From an optimization exercise on the open Yosys and OpenROAD flow, aimed at small area, a short achievable clock period and few clock cycles; shortcuts taken in it are not production practice. Only simulation tests tie the RTL to the original design; equivalence was not proved. No activity file was given, so power comes from the tool's default toggle rates.

## flow/design.v

```verilog
`timescale 1ns/10ps
module  ATCONV(
	input		clk,
	input		reset,
	output	reg	busy,	
	input		ready,	
	output reg	[11:0]	iaddr,
	input signed [12:0]	idata,
	output	reg 	cwr,
	output  reg	[11:0]	caddr_wr,
	output reg 	[12:0] 	cdata_wr,
	output	reg 	crd,
	output reg	[11:0] 	caddr_rd,
	input 	[12:0] 	cdata_rd,
	output reg 	csel
	);
	parameter 	IDLE = 'd0,
				RequestData_L0 = 'd1,
				GetData_L0 = 'd2,
				Save2Mem0 = 'd3,
				RequestData_L1 = 'd4,
				GetData_L1 = 'd5,
				Save2Mem1 = 'd6,
				Result = 'd7;
	reg [3:0] state, nextstate;
	reg [12:0] kernelvalue, tmp;
	reg [3:0] convNum;
	reg [12:0] orin_iaddr;
	reg layer0_fin, layer1_fin;
	always @(*) begin
		nextstate = IDLE;
		case (state)
			IDLE: begin
				case (layer0_fin)
					'd0: nextstate = RequestData_L0;
					'd1: nextstate = RequestData_L1;
				endcase
			end
			RequestData_L0: nextstate = GetData_L0;
			GetData_L0:begin
				case (convNum<'d9)
					'd0: nextstate = Save2Mem0;
					'd1: nextstate = RequestData_L0; 
				endcase
			end
			Save2Mem0: begin
				case (layer0_fin=='d1)
					'd0: nextstate = RequestData_L0;
					'd1: nextstate = IDLE;
				endcase
			end
			RequestData_L1: nextstate = GetData_L1;
			GetData_L1: begin
				case (convNum<'d4)
					'd0: nextstate = Save2Mem1;
					'd1: nextstate = RequestData_L1;
				endcase
			end
			Save2Mem1: begin
				case (layer1_fin=='b1)
					'd0: nextstate = RequestData_L1;
					'd1: nextstate = Result;
				endcase
			end
			default: nextstate = IDLE;
		endcase
	end
	always @(posedge clk or posedge reset) begin
		if (reset) begin
			busy<='d0;
			iaddr='d0;
			orin_iaddr='d0;
			kernelvalue='d0;
			caddr_wr='b111111111111;
			state = IDLE;
			layer0_fin = 'd0;
			layer1_fin = 'd0;
			convNum = 'd0;
			orin_iaddr = 'd0;
			cdata_wr = 'd0;
			cwr <= 'd0;
			crd = 'd0;
			csel = 'd0;
			caddr_rd = 'd0;
		end else begin
			state = nextstate;
			if (ready) begin
				busy <='d1;
			end
			case (state)
				IDLE: begin
					orin_iaddr='d0;
				end
				RequestData_L0: begin
					if (busy) begin
					if ( orin_iaddr=='d0 || orin_iaddr=='d1 || orin_iaddr=='d64 || orin_iaddr== 'd65) begin
						case (convNum)
							'd0: iaddr = orin_iaddr;
							'd1: iaddr = 'd0;
							'd2: iaddr = {11'b00000000000,orin_iaddr[0]};
							'd3: iaddr = {11'b00000000001, orin_iaddr[0]};
							'd4: begin
								case (orin_iaddr>'d63)
									'd0: iaddr = 'd0;
									'd1: iaddr = 'd64;
								endcase
							end
							'd5: iaddr = orin_iaddr+'d2;
							'd6: begin
								case (orin_iaddr[5:0]=='b0)
									'd0: iaddr = orin_iaddr+'d127;
									'd1: iaddr = orin_iaddr+'d128;
								endcase
							end
							'd7: iaddr = orin_iaddr+'d128;
							'd8: iaddr = orin_iaddr+'d130;
						endcase
					end 
					else if ( orin_iaddr=='d62 || orin_iaddr =='d63 || orin_iaddr == 'd126 || orin_iaddr=='d127) begin
						case (convNum)
							'd0: iaddr = orin_iaddr;
							'd1: begin
								iaddr = orin_iaddr-'d2;
								iaddr = {6'b000000, iaddr[5:0]};
							end
							'd2: iaddr = {6'b000000,orin_iaddr[5:0]};
							'd3: iaddr = 'd63;
							'd4: iaddr = orin_iaddr-'d2;
							'd5: begin
								case (orin_iaddr>'d64)
									'd0: iaddr = 'd63;
									'd1: iaddr = 'd127;
								endcase
							end
							'd6: iaddr = orin_iaddr + 126;
							'd7: iaddr = orin_iaddr + 128;
							'd8: begin
								case (orin_iaddr[5:0]==63)
									'd0: iaddr = orin_iaddr+129;
									'd1: iaddr = orin_iaddr+128;
								endcase
							end
						endcase
					end 
					else if ( orin_iaddr=='d3968 || orin_iaddr =='d3969 || orin_iaddr == 'd4032 || orin_iaddr=='d4033) begin
						case (convNum)
							'd0: iaddr = orin_iaddr;
							'd1: begin
								case (orin_iaddr[0]=='d0)
									'd0: iaddr = orin_iaddr-'d129;
									'd1: iaddr = orin_iaddr-'d128;
								endcase
							end
							'd2: iaddr = orin_iaddr - 'd128;
							'd3: iaddr = orin_iaddr - 'd126;
							'd4: begin
								case (orin_iaddr>'d3970)
									'd0: iaddr = 'd3968;
									'd1: iaddr = 'd4032;
								endcase
							end
							'd5: iaddr = orin_iaddr +'d2;
							'd6: iaddr = 'd4032;
							'd7: begin
								case (orin_iaddr<'d4032)
									'd0: iaddr = orin_iaddr;
									'd1: iaddr = orin_iaddr+'d64;
								endcase
							end
							'd8: begin
								case (orin_iaddr<'d4032)
									'd0: iaddr = orin_iaddr+'d2;
									'd1: iaddr = orin_iaddr+'d66;
								endcase
							end
						endcase
					end
					else if ( orin_iaddr=='d4030 || orin_iaddr =='d4031 || orin_iaddr == 'd4094 || orin_iaddr=='d4095) begin
						case (convNum)
							'd0: iaddr = orin_iaddr;
							'd1: iaddr = orin_iaddr - 'd130;
							'd2: iaddr = orin_iaddr - 'd128; 
							'd3: begin
								case (orin_iaddr[5:0]=='d63)
									'd0: iaddr = orin_iaddr-'d127;
									'd1: iaddr = orin_iaddr-'d128;
								endcase
							end
							'd4: iaddr = orin_iaddr - 'd2;
							'd5: begin
								case (orin_iaddr>'d4032)
									'd0: iaddr = 'd4031;
									'd1: iaddr = 'd4095;
								endcase
							end
							'd6: begin
								case (orin_iaddr>'d4032)
									'd0: iaddr = orin_iaddr+'d62;
									'd1: iaddr = orin_iaddr-'d2;
								endcase
							end
							'd7: begin
								if (orin_iaddr[5:0]=='d63) begin
									iaddr = 'd4095;
								end else begin
									iaddr = 'd4094;
								end
							end
							'd8: iaddr = 'd4095;
						endcase
					end
					else if (( orin_iaddr>1 && orin_iaddr<62 )||( orin_iaddr>65 && orin_iaddr<126 )) begin
						case (convNum)
							'd0: iaddr = orin_iaddr;
							'd1: begin
								iaddr = orin_iaddr-'d2;
								iaddr = {6'b000000, iaddr[5:0]};
							end
							'd2: iaddr = {6'b000000, orin_iaddr[5:0]};
							'd3: begin
								iaddr = orin_iaddr + 'd2;
								iaddr = {6'b000000, iaddr[5:0]};
							end
							'd4: iaddr = orin_iaddr-'d2;
							'd5: iaddr = orin_iaddr+'d2;
							'd6: iaddr = orin_iaddr+'d126;
							'd7: iaddr = orin_iaddr+'d128;
							'd8: iaddr = orin_iaddr+'d130;
						endcase
					end
					else if ((orin_iaddr>3969 && orin_iaddr<4030)||(orin_iaddr>4033 && orin_iaddr<4094)) begin
						case (convNum)
							'd0: iaddr = orin_iaddr;
							'd1: iaddr = orin_iaddr-'d130;
							'd2: iaddr = orin_iaddr-'d128;
							'd3: iaddr = orin_iaddr-'d126;
							'd4: iaddr = orin_iaddr-'d2;
							'd5: iaddr = orin_iaddr+'d2;
							'd6: iaddr = (orin_iaddr>'d4031)?orin_iaddr-'d2:orin_iaddr+'d62;
							'd7: iaddr = (orin_iaddr>'d4031)?orin_iaddr:orin_iaddr+'d64;
							'd8: iaddr = (orin_iaddr>'d4031)?orin_iaddr+'d2:orin_iaddr+'d66;
						endcase
					end
					else if ((orin_iaddr[5:0]=='d0||orin_iaddr[5:0]=='d1) && ( orin_iaddr!='d0 || orin_iaddr!='d1 || orin_iaddr!='d64 || orin_iaddr!='d65 || orin_iaddr!='d3968 || orin_iaddr!='d3969 || orin_iaddr!='d4032 || orin_iaddr!='d4033)) begin
						case (convNum)
							'd0: iaddr = orin_iaddr;
							'd1: iaddr = (orin_iaddr[0]==0)?orin_iaddr-'d128:orin_iaddr-'d129;
							'd2: iaddr = orin_iaddr-'d128;
							'd3: iaddr = orin_iaddr-'d126;
							'd4: iaddr = (orin_iaddr[0]==0)?orin_iaddr:orin_iaddr-1;
							'd5: iaddr = orin_iaddr+'d2;
							'd6: iaddr = (orin_iaddr[0]==0)?orin_iaddr+'d128:orin_iaddr+'d127;
							'd7: iaddr = orin_iaddr+'d128;
							'd8: iaddr = orin_iaddr+'d130;
						endcase
					end
					else if (( orin_iaddr[5:0]=='d62||orin_iaddr[5:0]=='d63) && (orin_iaddr!='d62 || orin_iaddr!='d63 || orin_iaddr!='d126 || orin_iaddr!='d127 || orin_iaddr!='d4030 || orin_iaddr!='d4031 || orin_iaddr!='d4094 || orin_iaddr!='d4095 )) begin
						case (convNum)
							'd0: iaddr = orin_iaddr;
							'd1: iaddr = orin_iaddr-130;
							'd2: iaddr = orin_iaddr-128;
							'd3: iaddr = (orin_iaddr[0]=='d1)?orin_iaddr-'d128:orin_iaddr-'d127;
							'd4: iaddr = orin_iaddr-'d2;
							'd5: iaddr = (orin_iaddr[0]=='d1)?orin_iaddr:orin_iaddr+'d1;
							'd6: iaddr = orin_iaddr+'d126;
							'd7: iaddr = orin_iaddr+'d128;
							'd8: iaddr = (orin_iaddr[0]=='d1)?orin_iaddr+'d128:orin_iaddr+'d129;
						endcase
					end
					else begin
							case (convNum)
								'd0: iaddr = orin_iaddr;
								'd1: iaddr = orin_iaddr-'d130;
								'd2: iaddr = orin_iaddr-'d128;
								'd3: iaddr = orin_iaddr-'d126;
								'd4: iaddr = orin_iaddr-'d2;
								'd5: iaddr = orin_iaddr+'d2;
								'd6: iaddr = orin_iaddr+'d126;
								'd7: iaddr = orin_iaddr+'d128;
								'd8: iaddr = orin_iaddr+'d130;
							endcase
						end
					end
				end
				GetData_L0: begin
					tmp = -idata;
					case (convNum)
						'd0: begin
							tmp = idata;
						end
						'd1, 'd3, 'd6, 'd8: begin
							tmp = $signed(tmp)>>>4;
						end
						'd2, 'd7: begin
							tmp = $signed(tmp)>>>3;
						end
						'd4, 'd5: begin
							tmp = $signed(tmp)>>>2;
						end 
					endcase
					kernelvalue = kernelvalue + tmp;
					convNum = convNum + 'd1;
				end
				Save2Mem0: begin
					iaddr = orin_iaddr+'d1;
					orin_iaddr = orin_iaddr+'d1;
					case (orin_iaddr=='d4096)
						'd0: begin
							layer0_fin='d0;		
						end
						'd1: begin
							layer0_fin='d1;
							orin_iaddr = 'd0;
						end
					endcase
					convNum = 'd0;
					kernelvalue = kernelvalue + 13'b1111111110100;
					if (kernelvalue[12]=='b0) begin
						cdata_wr = kernelvalue;
					end else begin
						cdata_wr = 'd0;
					end
					csel = 0;
					cwr <= 1;
					caddr_wr = caddr_wr +'d1;
					kernelvalue = 'd0;
				end
				RequestData_L1: begin
					case (convNum)
						'd0: caddr_rd = orin_iaddr;
						'd1: caddr_rd = orin_iaddr + 'd1;
						'd2: caddr_rd = orin_iaddr + 'd64;
						'd3: caddr_rd = orin_iaddr + 'd65;
					endcase
					csel = 'd0;
					crd = 'd1;
					cwr <= 'd0;
				end
				GetData_L1: begin
					case ($signed(cdata_rd)>$signed(kernelvalue))
						'd0: begin
							kernelvalue = kernelvalue;
						end
						'd1: begin
							kernelvalue = cdata_rd;
						end
					endcase
					convNum = convNum + 'd1;
				end
				Save2Mem1: begin
					case (kernelvalue[3:0]=='d0)	 
						'd0: begin
							kernelvalue[12:4] = kernelvalue[12:4] + 'd1;
							cdata_wr = {kernelvalue[12:4], 4'b0000};
						end
						'd1: begin
							cdata_wr = kernelvalue[12:0];
						end
					endcase
					case (orin_iaddr[5:0]=='d62)
						'd0: orin_iaddr = orin_iaddr + 'd2;
						'd1: orin_iaddr = orin_iaddr + 'd66;
					endcase
					if (orin_iaddr=='d4098) begin
						layer1_fin = 'b1;
					end
					convNum = 'd0;
					csel = 'd1;
					crd = 'd0;
					cwr <= 'd1;
					kernelvalue = 'd0;
					caddr_wr = caddr_wr +'d1;
				end
				Result: begin
					busy <= 'd0;
				end
			endcase
		end
	end	
endmodule
```

## flow/run.sh

```bash
#!/bin/bash
# synth_recipe.tcl (not shown) runs the flow's synth.tcl, then flattens the netlist and writes it again
# the make line also repeats each setting of config.mk as NAME=value (left out here)
make -C /OpenROAD-flow-scripts/flow DESIGN_CONFIG=/design/flow/config.mk WORK_HOME=/design/flow/orfs CLKGATE_MAP_FILE= SYNTH_SCRIPT=/design/flow/synth_recipe.tcl finish
```

## flow/config.mk

```make
export PLATFORM = sky130hd
export DESIGN_NAME = ATCONV
export DESIGN_NICKNAME = ATCONV
export VERILOG_FILES = /design/flow/design.v
export SDC_FILE = /design/flow/constraint.sdc
export NUM_CORES = 4
export LEC_CHECK = 0
export CAP_MARGIN = 20
export CORE_MARGIN = 2
export CORE_UTILIZATION = 40
export SLEW_MARGIN = 20
```

## flow/constraint.sdc

```tcl
create_clock -name core_clock -period 8.0 [get_ports {clk}]
set_input_delay 1.6000 -clock core_clock [delete_from_list [all_inputs] [get_ports {clk}]]
set_output_delay 1.6000 -clock core_clock [all_outputs]
set_load 0.01 [all_outputs]
```

==> images/final_worst_path.png <==
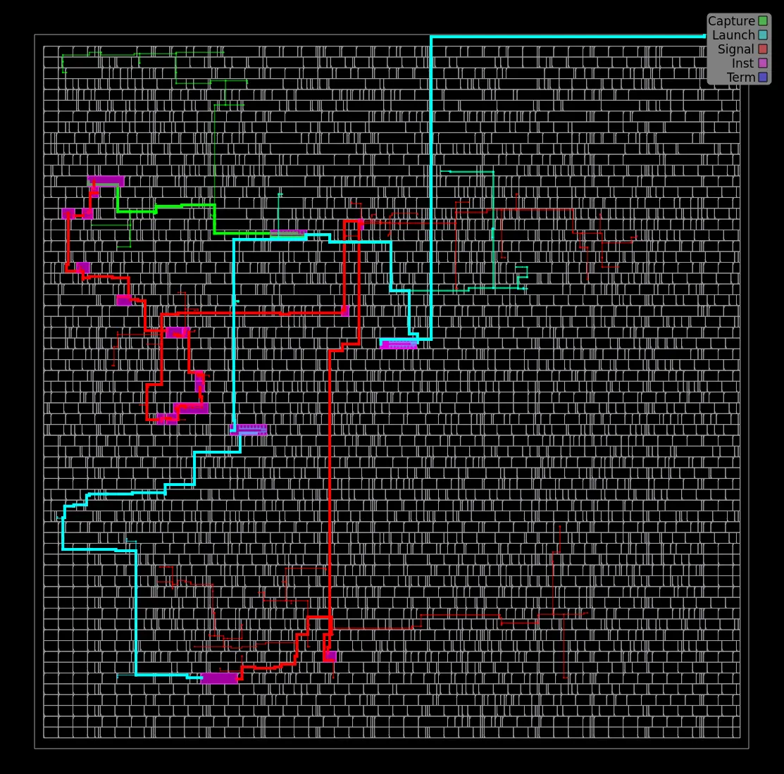
minimum clock period: 5510 ps
Non-Filler Instances: 2149
Setup WS post-layout: 2490 ps
post-layout util: 45.2%
setup_tns: 0 ps

==> images/registers.png <==
(4 px per µm) Other sequential cells in the stronger grey, the rest of the logic in the fainter grey.
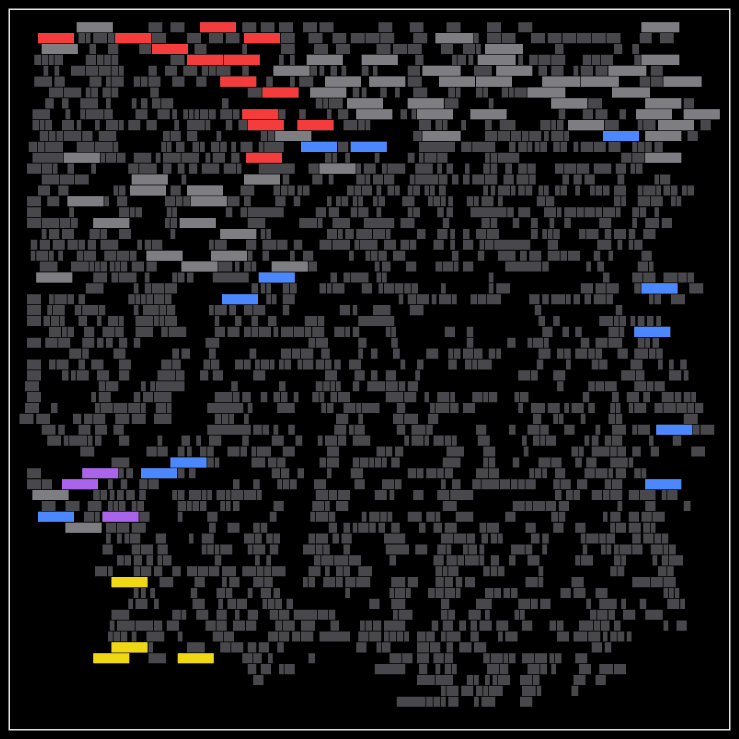
legend:
  state:
    colour: purple
    sequential_cells: 3
  iaddr:
    colour: blue
    sequential_cells: 12
  convNum:
    colour: yellow
    sequential_cells: 4
    where: south-west
  cdata_wr:
    colour: red
    sequential_cells: 13

==> images/gate_families.png <==
(3 px per µm)
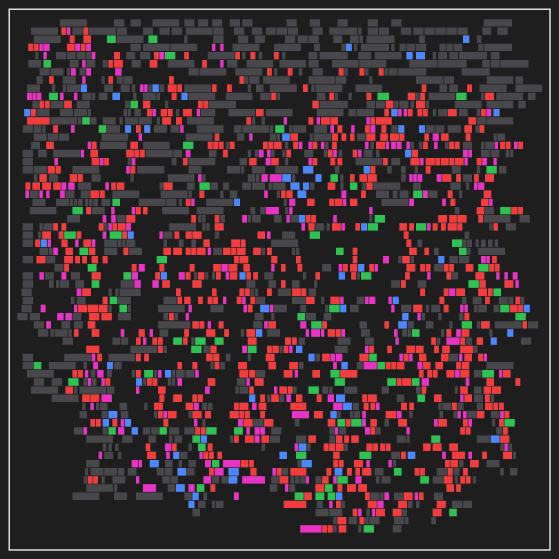
legend:
  inverting AOI/OAI gates:
    colour: red
    cells: 571
    where: spread over the die
  NOR gates:
    colour: magenta
    cells: 266
    where: spread over the die
  AND and OR gates:
    colour: blue
    cells: 73
  AND-OR and OR-AND gates:
    colour: green
    cells: 87
    where: spread over the die

## flip-flops by register name, indices dropped and copies added, names as in the netlist
name / flops
csel: 1
caddr_wr: 12
convNum: 4
iaddr: 12
kernelvalue: 13
state: 3
orin_iaddr: 13
cdata_wr: 13
crd: 1
busy: 1
cwr: 1
layer0_fin: 1
layer1_fin: 1
caddr_rd: 12
## final cells by class
type	count	area (µm²)
repair buffers	136	1220
inverters	48	183
flip-flops and latches	88	2220
clock buffers	10	239
fillers	3125	16700
multi-input cells	1465	9360
well taps	396	495
clock inverters	6	77.6
## per-layer routing
| metal | track usage (%) | vias to the layer above | part of all wire, % |
|---|---|---|---|
| li1 | - | 6571 | - |
| met1 | 47.0 | 7092 | 39 |
| met2 | 57.8 | 1108 | 43 |
| met3 | 9.16 | 279 | 11 |
| met4 | 23.1 | 2 | 6.7 |
| met5 | 0 | - | 0.027 |
## kinds of logic (layout without fill, tap and decap cells)
| family | Yosys count | after routing |
|---|---|---|
| adder cells (fa/ha/maj) | 60 | 60 |
| buffers and inverters | 199 | 200 |
| AO/OA/AOI/OAI | 658 | 658 |
| multiplexers | 14 | 14 |
| XOR/XNOR | 112 | 112 |
| flip-flops | 88 | 88 |
| AND/OR/NAND/NOR | 621 | 621 |
## per-stage QoR
step           hold slack, ps  area (µm²)  instances  total power [mW]
6_report                  478       13800       2149              1.77
5_1_grt                   512       13800       2149              1.88
4_1_cts                   486       13800       2149              1.76
3_5_place_dp              472       13500       2133              1.29
3_3_place_gp              469       13500       2133              1.28
2_1_floorplan             460       12400       1752              1.07
## cell usage after synthesis, drive strengths merged (9+ instances only)
cell and number:
nand2 181, o21a 14, clkbuf 89, a211oi 25, or3 12, a31oi 26
a2111oi 9, a22oi 29, mux2i 14, a311oi 10, nor2 173, o2111ai 11
inv 44, a21o 18, xnor2 95, ha 59, nor3 55, dfrtp 76
o21ai 175, a21oi 148, o221ai 23, nor2b 13, buf 62, nor4 17
nand3 58, a221oi 22, and2 11, xor2 17, and3 21, nand4 28
o22ai 14, dfstp 12, o211ai 24, o31ai 19
## worst paths after layout
kind	endpoint
max	kernelvalue[12]
min	caddr_rd[3]
max reg2reg	kernelvalue[12]
max in group asynchronous	orin_iaddr[6]
min in group asynchronous	orin_iaddr[11]
min reg2reg	caddr_rd[3]
==> summary.md <==
| Metric | Value |
|---|---|
| WP depth | 16 |
| Clk network pwr share | 26.8% |
| Layout cells sized above 1 | 7.59% |
| Compound-gate portion of the synthesized area | 35.5% |
| Detail Placement HPWL | 44000 µm |
| Crit path buf inv count | 1 |
| Top post-synthesis cells by area | dfrtp_1 15%, xnor2_1 6.7%, o21ai_0 6.1% |
| Pwr top | combinational logic |
| Required @ worst endpoint | 8220 ps |
| Initial antenna violation count | 1 |
| Top cell type by total area after synthesis | dfrtp_1 |
| Least-Margin Pin Slew | 1270 ps |
| Post-synth top flop | dfrtp_1 |
| Final Skew | 23.2 ps |
| Final hold violation count | 0 |
| Delay-heaviest family, CP | compound AO/OA/AOI/OAI gates |
| Syn Area/Cell | 7.05 µm² |
| Root Buffer | clkbuf_16 |
| P_comb | 0.691 mW |
| Core Area | 0.0305 mm² |
| Remaining DRCs | 0 |
| Crit path kind | reg2reg |
| # IOs | 82 |
| Dpl ws | 2290 ps |
| Die span in y | 180 µm |
| Post-synthesis register bit count | 88 |
| Power per Cell Area | 128 mW/mm² |
| Relative slew margins | 14.0% |
| Nets@finish | 1837 |
| Gpl congestion | 1.01 |
| Post-DRT Antenna Nets | 0 |
| Die X | 180 µm |
| DR vias/cell | 7.00 |
| Final wirelength | 62100 µm |
| R2R cell count | 16 |
| CP Data Arrival Time | 5730 ps |
| Final setup vio count | 0 |
| Fmax | 181 MHz |
| Clock Power | 0.473 mW |
| Vias post-DR | 15052 |
| DRT Pass-1 Iters | 7 |
| Startpoint Class | register |
| First-pass GRT wire length | 92700 µm |
| XOR/XNOR Fraction of Synth Area | 8.00% |
| Yosys top cell area share | 15.4% |
| Sw Pwr | 0.677 mW |
| YS warnings | 1 |
| Worst Hold Class | reg2reg |
| Period utilization | 68.9% |
| Synth Cell Area | 0.0124 mm² |
| Lkg Pwr | 5.22 nW |
| Largest net degree at the start of global routing | 73 |
| Post-Synthesis Cells | 1752 |
| Sequential share of power | 34.2% |
| Skew-Pair Late Insertion Delay | 370 ps |
| Synth Area in Simple Gates | 24.6% |
| Commonest non-fill, non-tap cells in the layout | 179 x nand2_1, 169 x nor2_1, 148 x o21ai_0, 148 x a21oi_1, 94 x xnor2_1 |
| Maximum ir drop on the vdd rail | 162 µV |
| Maxcap violations | 0 |
| Sequential group power | 0.604 mW |
| Adder-cell area share of the yosys netlist | 6.14% |
| Max FO, Critical Path | 32 |
| Switch share | 38.3% |
| # rows | 64 |
| Post-CTS setup buffer count | 0 |
| Hold-fix buffers at CTS | 0 |
| Commonest non-fill, non-tap cell in the layout | nand2_1 |
| Async set-reset flop share out of synthesis | 100% |
| Clock Path Buffers | 2 |
| Comb power frac | 39.1% |
| Clock Pin Slew Worst Setup and Hold Paths | 80 ps |
| Yosys cell types | 102 |
| Number of I/O port buffers | 81 |
| Total internal power | 1.09 mW |
| H-tree depth | 3 |
| Number of synthesized flops with an enable pin | 0 |
| CTS tree | yes |
| RSZ-0062 raised after global routing | no |
| Syn Nets | 1841 |
| TritonCTS Buffers | 9 |
| N_diodes | 0 |
| Min-delay src | caddr_rd[3] |
| Critical path startpoint | convNum[3] |
| Initial Util | 40.5% |
| Resize count post-CTS | 0 |
| Global route overflow | 0 |
| Worst-path cell chain | or3b_2, nand2_1, nor3_1, o21ai_0, a21o_1, inv_1, fa_1, nor2b_1, o21ai_0, a21oi_1, o41a_1, a41o_1, o41ai_1, xnor2_1, a22oi_1, a21oi_1 |
| Largest family of logic cells by synthesized area | compound AO/OA/AOI/OAI gates |
| Area Growth Syn to Fin | 11.7% |
| 1st-iter DRT viols | 2358 |
| Hold Path Stages | 2 |
| Mux contribution to synthesized area | 1.13% |
| Status | complete, no violations |
| Number of global-route vias before repair | 14281 |
| Worst Setup End Kind | register |
| CTS sink cnt | 88 |
| Largest stage delay, worst path | 970 ps |
| Seq/Total Area, Yosys | 17.9% |
| Total track usage | 37.4% |
| Wire per inst | 28.9 µm |
| Max-slew violations | 0 |
| R2R Setup Slk | 2490 ps |
| Worst r2r src | convNum[3] |
| Slowest cell on crit path | dfrtp_1 |
| Die Area | 0.0323 mm² |
Testbench counts, summed over its fixed seeds: cycles 1,044,612.

-- what the ideal ports hide --
No port has a modelled driver above. Below, the same layout with a new extraction and two added sets of constraints.
Step 1 (the two cells are an assumption about what drives the block):
set clk [get_ports {clk}]
set_driving_cell -lib_cell sky130_fd_sc_hd__clkbuf_16 $clk
set_driving_cell -lib_cell sky130_fd_sc_hd__buf_2 [delete_from_list [all_inputs] $clk]
Step 2, shift: input delay + t, output delay - t, t = (earliest + latest rising clock arrival at the registers) / 2. This alone moves slack from input paths to output paths.
Slacks: no drivers / after step 1 / after step 2; pairs: no drivers / after step 1.
t (ns): 0.408
setup slack, ns: 2.490 / 2.490 / 2.295
hold WS [ns]: 0.478 / 0.478 / 0.478
After both steps this run still meets setup and hold. For this run, drivers alone change the setup slack by 0.000 ns; drivers and shift together by -0.195 ns.
